This is an optimization exercise on Yosys and OpenROAD, whose aim is small area, a short achievable clock period and few clock cycles per item, not a production implementation.
Only simulation tests tie the RTL to the original design; equivalence was not proved.

$ cat flow/config.mk
export PLATFORM = sky130hd
export DESIGN_NAME = matrix_add
export DESIGN_NICKNAME = matrix_add
export VERILOG_FILES = /design/flow/design.v
export SDC_FILE = /design/flow/constraint.sdc
export NUM_CORES = 4
export LEC_CHECK = 0
export CAP_MARGIN = 20
export CORE_MARGIN = 2
export CORE_UTILIZATION = 40
export SLEW_MARGIN = 20
$ cat flow/constraint.sdc
create_clock -name core_clock -period 5.0 [get_ports {clk}]
set_input_delay 1.0000 -clock core_clock [delete_from_list [all_inputs] [get_ports {clk}]]
set_output_delay 1.0000 -clock core_clock [all_outputs]
set_load 0.01 [all_outputs]
$ cat flow/design.v
module fifo__ #(
    parameter D_WIDTH = 31,
    parameter BUFF_WIDTH = 4,
    parameter WRITE_SIGNAL = 0
) (
    input clk,
    input reset,
    input clear,
    input write,
    input push,
    input pop,
    input [D_WIDTH-1: 0] d,
    output [D_WIDTH-1: 0] q,
    output wire empty,
    output wire full
);
    reg [D_WIDTH-1: 0] data[(1 << BUFF_WIDTH) - 1: 0];
    reg [BUFF_WIDTH-1:0] head, tail;
    wire [BUFF_WIDTH-1:0] head_next, tail_next;
    assign head_next = head + 1'b1,
            tail_next = tail + 1'b1;
    assign full = (head_next == tail)? 1'b1: 1'b0;
    assign empty = (head == tail)? 1'b1: 1'b0;
    assign q = data[tail];
    always @(posedge clk or posedge reset) begin
        if (reset) begin
            tail <= 0;
            head <= 0;
        end else if (clear) begin
            tail <= 0;
            head <= 0;
        end else begin
            if (pop & ~empty) begin
                tail <= tail_next;
            end
            if (push & ~full) begin
                head <= head_next;
            end
        end
    end
    always @(posedge clk) begin
        if (~clear & push & ~full) begin
            data[head] <= d;
        end
    end
    generate
        if (WRITE_SIGNAL) begin
            always @(posedge clk) begin
                if (~clear & write & ~push) begin
                    data[head] <= d;
                end
            end
        end
    endgenerate
endmodule
module add__ (
    input clk,
    input reset,
    input clear,
    input clk_en,
    input [31:0] a,
    input [31:0] b,
    output reg [31:0] q,
    input start,
    output reg done
);
    always @(posedge clk or posedge reset) begin
        if (reset) begin
            q <= 0;
            done <= 1'b0;
        end else if (clear) begin
            q <= 0;
            done <= 1'b0;
        end else if (clk_en) begin
            q <= a + b;
            done <= start;
        end
    end
endmodule
module matrix_add# (
    parameter FIFO_WIDTH = 4,
    parameter N_OFFSET = 0
) (
    input [31:0] dataa,
    input [31:0] datab,
    output [31:0] result,
    input clk,
    input clk_en,
    input start,
    input reset,
    output done,
    input [7:0] n
);
    localparam MATRIX_ADD_NEXT = N_OFFSET + 0,
                MATRIX_ADD_GET = N_OFFSET + 1,
                MATRIX_ADD_RESET = N_OFFSET + 2;   
    wire add_en, add_done;
    reg add_start;
    reg [31:0] add_a, add_b;
    wire [31:0] add_result;
    wire pop;
    wire [31:0] pop_result;
    wire fifo_empty, fifo_full;
    wire done_get_add_result;
    wire get_add_result_req;
    wire sreset;
    assign sreset = (start && (n == MATRIX_ADD_RESET));
    assign get_add_result_req = (start && (n == MATRIX_ADD_GET))? 1'b1: 1'b0;
    assign done = (start &&
                ((n == MATRIX_ADD_NEXT) ||
                (n == MATRIX_ADD_RESET)))? 1'b1:
                done_get_add_result;
    add__ add_inst(
        clk, reset, sreset, add_en,
        add_a, add_b, add_result,
        add_start, add_done 
    );
    wire un_used_fifo_write;
    assign un_used_fifo_write = 1'b0;
    fifo__#(32, FIFO_WIDTH, 0) fifo_inst(
        clk, reset, sreset,
        un_used_fifo_write,
        add_done, pop,
        add_result,
        pop_result,
        fifo_empty,
        fifo_full
    );
    assign add_en = 1'b1;
    localparam STATE_IDLE = 3'b1,
                STATE_WAIT = 3'b10,
                STATE_GET_RESULT = 3'b100;
    reg [2:0] state;
    assign {pop, done_get_add_result} = (state == STATE_GET_RESULT)? 2'b11: 2'b00;
    assign result = pop_result;
    always @(posedge clk or posedge reset) begin
        if (reset) begin
            add_a <= 0;
            add_b <= 0;
            add_start <= 1'b0;
            state <= STATE_IDLE;
        end else begin
            if (start && (n == MATRIX_ADD_NEXT)) begin
                add_a <= dataa;
                add_b <= datab;
                add_start <= 1'b1;
            end else begin
                add_start <= 1'b0;
            end
            case (state)
                STATE_GET_RESULT: begin
                    if (get_add_result_req) begin
                        state <= STATE_WAIT;
                    end else begin
                        state <= STATE_IDLE;
                    end
                end
                STATE_WAIT: begin
                    if (~fifo_empty) begin
                        state <= STATE_GET_RESULT;
                    end
                end
                default: begin
                    if (get_add_result_req) begin
                        if (fifo_empty) begin
                            state <= STATE_WAIT;
                        end else begin
                            state <= STATE_GET_RESULT;
                        end
                    end
                end
            endcase
        end
    end
endmodule
$ cat flow/run.sh
#!/bin/bash
# synth_recipe.tcl (not shown) runs the flow's synth.tcl, then flattens the netlist and writes it again
# the make line also repeats each setting of config.mk as NAME=value (left out here)
make -C /OpenROAD-flow-scripts/flow DESIGN_CONFIG=/design/flow/config.mk WORK_HOME=/design/flow/orfs CLKGATE_MAP_FILE= SYNTH_SCRIPT=/design/flow/synth_recipe.tcl finish
### Placement view

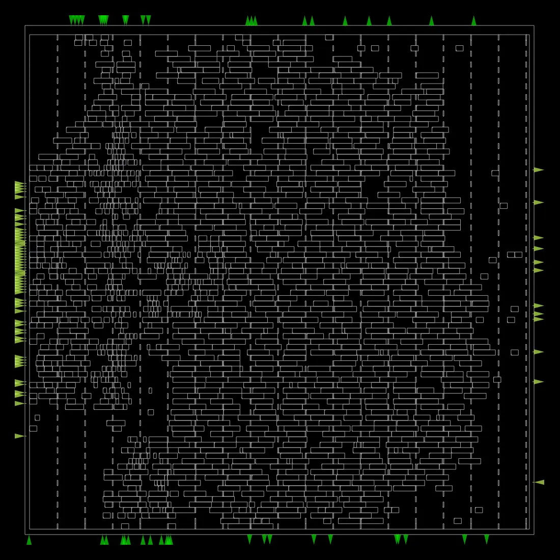
Layout Utilization: 47.5%
Cell Rows: 91
Tap Cells: 837
# fillers: 5162

==> results.json <==
{
  "routed_wl_um": 53700,
  "avgSynthCellArea_um2": 19.7,
  "powerDensity_mw_per_mm2": 437,
  "synth-seq-cells": 621,
  "die-area_mm2": 0.0650,
  "fin_crit_ps": 4330,
  "clk_pin_slew_ps": 60,
  "ctsHoldBuffers": 0,
  "cp_max_fo": 19,
  "clock-sinks": 621,
  "finalSetupTns_ps": 0,
  "cts_buffers": 61,
  "pre_cts_slack_ps": 1150,
  "grt_overflow": 0,
  "crit_path_end_kind": "output port",
  "antenna_found_initial": 0,
  "htreeDepth": 2,
  "rsz0062_at_grt": "false",
  "die_w_um": 255,
  "io_buffers": 107,
  "ant_nets": 0,
  "maxCapViolations": 0,
  "hpwl_um": 31700,
  "worstPathRequired_ps": 4000,
  "p_sw_w": 0.00314,
  "layout-drive-gt1-share_pct": 24.2,
  "die_h_um": 255,
  "grt_usage_pct": 17.1,
  "vias_per_cell": 5.32,
  "crit_arrival_ps": 3330,
  "vias": 12200,
  "post_cts_resized": 0,
  "finalHoldViolations": 0,
  "insertion_delay_ps": 610,
  "worstMarginPinSlew_ps": 899,
  "synthToLayoutAreaGrowth_pct": 17.0,
  "slew_violations": 0,
  "synth_edf_count": 512,
  "syn_area_mm2": 0.0252,
  "seqCellArea_mm2": 0.0181,
  "outcome": "complete, no violations",
  "dpl_cell_area_mm2": 0.0275,
  "clockPowerShare_pct": 34.8,
  "yosysWarnings": 3,
  "n_antenna_cell": 0,
  "wl_per_cell_um": 23.4,
  "p_seq_share_pct": 46.7,
  "fin_area_mm2": 0.0294,
  "intPower_w": 0.00973,
  "hold_path_depth": 1,
  "multi_input_area_mm2": 0.00677,
  "core_mm2": 0.0619,
  "routabilityCongestion": 0.858,
  "cellLeakagePower_nw": 10.4,
  "drc_errors": 0,
  "setup_viol": 0,
  "synth_cells": 1278,
  "cts_tree": "built",
  "worstSetupStartpointType": "register",
  "nets": 1527,
  "path_class": "reg2out",
  "slew-limit-headroom_pct": 39.9,
  "combPwrFrac_pct": 18.6,
  "power.total_w": 0.0129,
  "hold_class": "reg2reg",
  "ioPinCount": 109,
  "switching_share_pct": 24.4,
  "cts.path.max_buffers": 3,
  "postCtsSetupRepairBufs": 0,
  "grt_max_degree": 77,
  "r2r_cells": 7,
  "period_share_pct": 86.6,
  "synthDistinctLibCells": 61,
  "async_flop_share_pct": 17.6
}
Testbench counts, summed over its fixed seeds: cycles 3,442, items 968.
### Zoomed window

Window x 181 to 201, y 181 to 201 um. Cells in gray, sequential cells in the stronger gray; small squares are vias.
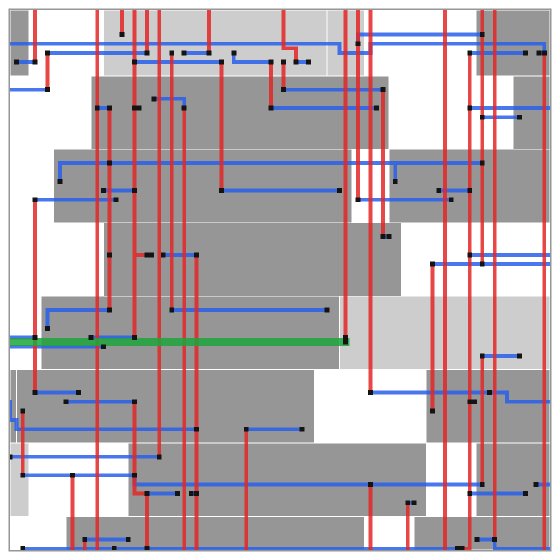
M2: in red. M1: in blue. M3: in green.
Sequential cells in the window: 7. Netlist names of flops here include fifo_inst.data (7). 10 logic cells have their middle in the window. Most frequent: edfxtp_1 (7).

[registers in the layout, summed over array words and instances (netlist names)]
name and count:
fifo_inst.tail 4, fifo_inst.head 4, add_a 32, fifo_inst.data 512, add_inst.done 1, add_inst.q 32, add_b 32, add_start 1
state 3
[per-layer routing]
metal / part of all wire (%) / routed length [um] / GRT usage [%] / vias up
li1: - / - / - / 5431
met4: 1.8 / 954 / 3.69 / 0
met3: 4.6 / 2480 / 3.03 / 72
met1: 44 / 23700 / 23.5 / 6465
met5: 0 / 0 / 0 / -
met2: 50 / 26600 / 28.6 / 270
[Yosys cell counts, types with 3 or more instances]
cell type  count  share of area (%)
a21o_1         8               0.24
a21oi_1       38               0.76
a31oi_1        6               0.15
and2_1         6               0.15
and3_1         3              0.075
buf_1         12               0.18
buf_2         15               0.30
buf_4          4               0.12
buf_6         15               0.67
clkbuf_1      19               0.28
dfrtp_1      108                 11
edfxtp_1     512                 61
ha_1          36                1.8
inv_1          8               0.12
mux2_1        25                1.1
mux2_2        37                1.7
mux2i_1        3               0.12
mux4_2       160                 14
nand2_1       43               0.64
nand2b_1      11               0.27
nand3_1        9               0.18
nand4_1       13               0.32
nor2_1        65               0.97
nor2b_1        6               0.15
nor3_1        13               0.26
o2111ai_1      3               0.10
o211ai_1       3              0.089
o21a_1         6               0.18
o21ai_0       18               0.36
o21ai_1        4              0.080
xnor2_1       17               0.59
xor2_1        18               0.63
[worst paths after layout]
path,from,end,slack [ps]
min in group asynchronous,reset,add_a[8]$_DFFE_PP0P_,870
hold reg to reg,add_start$_DFF_PP0_,add_inst.done$_DFF_PP0_,450
hold / removal,add_start$_DFF_PP0_,add_inst.done$_DFF_PP0_,450
max in group asynchronous,reset,add_a[16]$_DFFE_PP0P_,3220
setup reg to reg,fifo_inst.tail[0]$_DFFE_PP0P_,fifo_inst.data[10][0]$_DFFE_PP_,1560
setup / recovery,fifo_inst.tail[0]$_DFFE_PP0P_,result[0],670
[final cells by class]
class | instances | share of cell area, %
inverter | 8 | 0.110
tap | 837 | 3.56
sequential | 621 | 61.5
clock inverter | 19 | 0.569
timing repair buffer | 139 | 5.09
clock buffer | 94 | 6.19
multi-input combinational | 583 | 23.0
[logic make-up (layout without fill, tap and decap cells)]
logic type | Yosys count | in the layout | synth area share [%]
and+or+nand+nor | 179 | 179 | 3.36
DFF | 621 | 621 | 71.9
buffers and inverters | 74 | 260 | 1.69
xor gates and xnor gates | 35 | 35 | 1.22
adders and majority gates | 37 | 37 | 1.87
AOI/OAI and AO/OA | 107 | 107 | 2.74
muxes | 225 | 225 | 17.2
[worst max-delay path, cell delays in order, from the launching register on]
cell             delay [ps]
dfrtp_4                 710
buf_4                   400
mux4_2                  550
mux4_2                  520
clkdlybuf4s50_1         510
[per-stage QoR]
stage	hold slack, ps	utilization (%)	instances
2_1_floorplan	428	-	1278
3_3_place_gp	439	44.3	2188
3_5_place_dp	439	44.3	2188
4_1_cts	453	47.5	2301
5_1_grt	482	47.5	2301
6_report	453	47.5	2301
[layout by cell type, fill, tap and decap left out, types with 7 or more instances in the layout]
master	synthesis	routed
a21o_1	8	8
a21oi_1	38	38
buf_12	0	15
buf_4	4	17
clkbuf_1	19	17
clkbuf_16	0	62
clkbuf_8	0	15
clkdlybuf4s50_1	0	107
dfrtp_1	108	104
edfxtp_1	512	512
ha_1	36	36
inv_1	8	7
mux2_1	25	25
mux2_2	37	37
mux4_2	160	160
nand2_1	43	43
nand2b_1	11	11
nand3_1	9	9
nand4_1	13	13
nor2_1	65	53
nor2_4	1	13
nor3_1	13	9
o21ai_0	18	18
xnor2_1	17	17
xor2_1	18	18
[power groups by stage]
stage	combinational (W)	sequential [W]	clock [W]
3_3_place_gp	0.00245	0.00611	0
2_1_floorplan	0.00172	0.00595	0
5_1_grt	0.00257	0.00604	0.00478
4_1_cts	0.00246	0.00602	0.00458
3_5_place_dp	0.00246	0.00613	0
6_report	0.00239	0.00601	0.00448

-- what the ideal ports hide --
The results above use ideal ports. As a check the final layout listed here was re-extracted and re-timed, cells and wires unchanged.
Step 1: set_driving_cell puts a clkbuf_16 on clk and a buf_2 on each other input, an assumption about the parent block.
Step 2 moves the port delays by t, midway between the first and last clock arrival at a register: inputs arrive t later, outputs are due t later. That takes back most of the time a late clock gives input paths.
Three values: ideal, step 1, step 2; two values: the first two.
shift t [ns]: 0.661
setup slack, ns: 0.668 / 0.611 / 1.172
worst setup path after step 2: input to output
clock arrival spread, ns: 0.019 / 0.019
slew at the worst register clock pin (ns): 0.06 / 0.06
After both steps setup and hold are still met in this run. For this run, drivers alone change the setup slack by -0.057 ns; drivers and shift together by +0.504 ns.
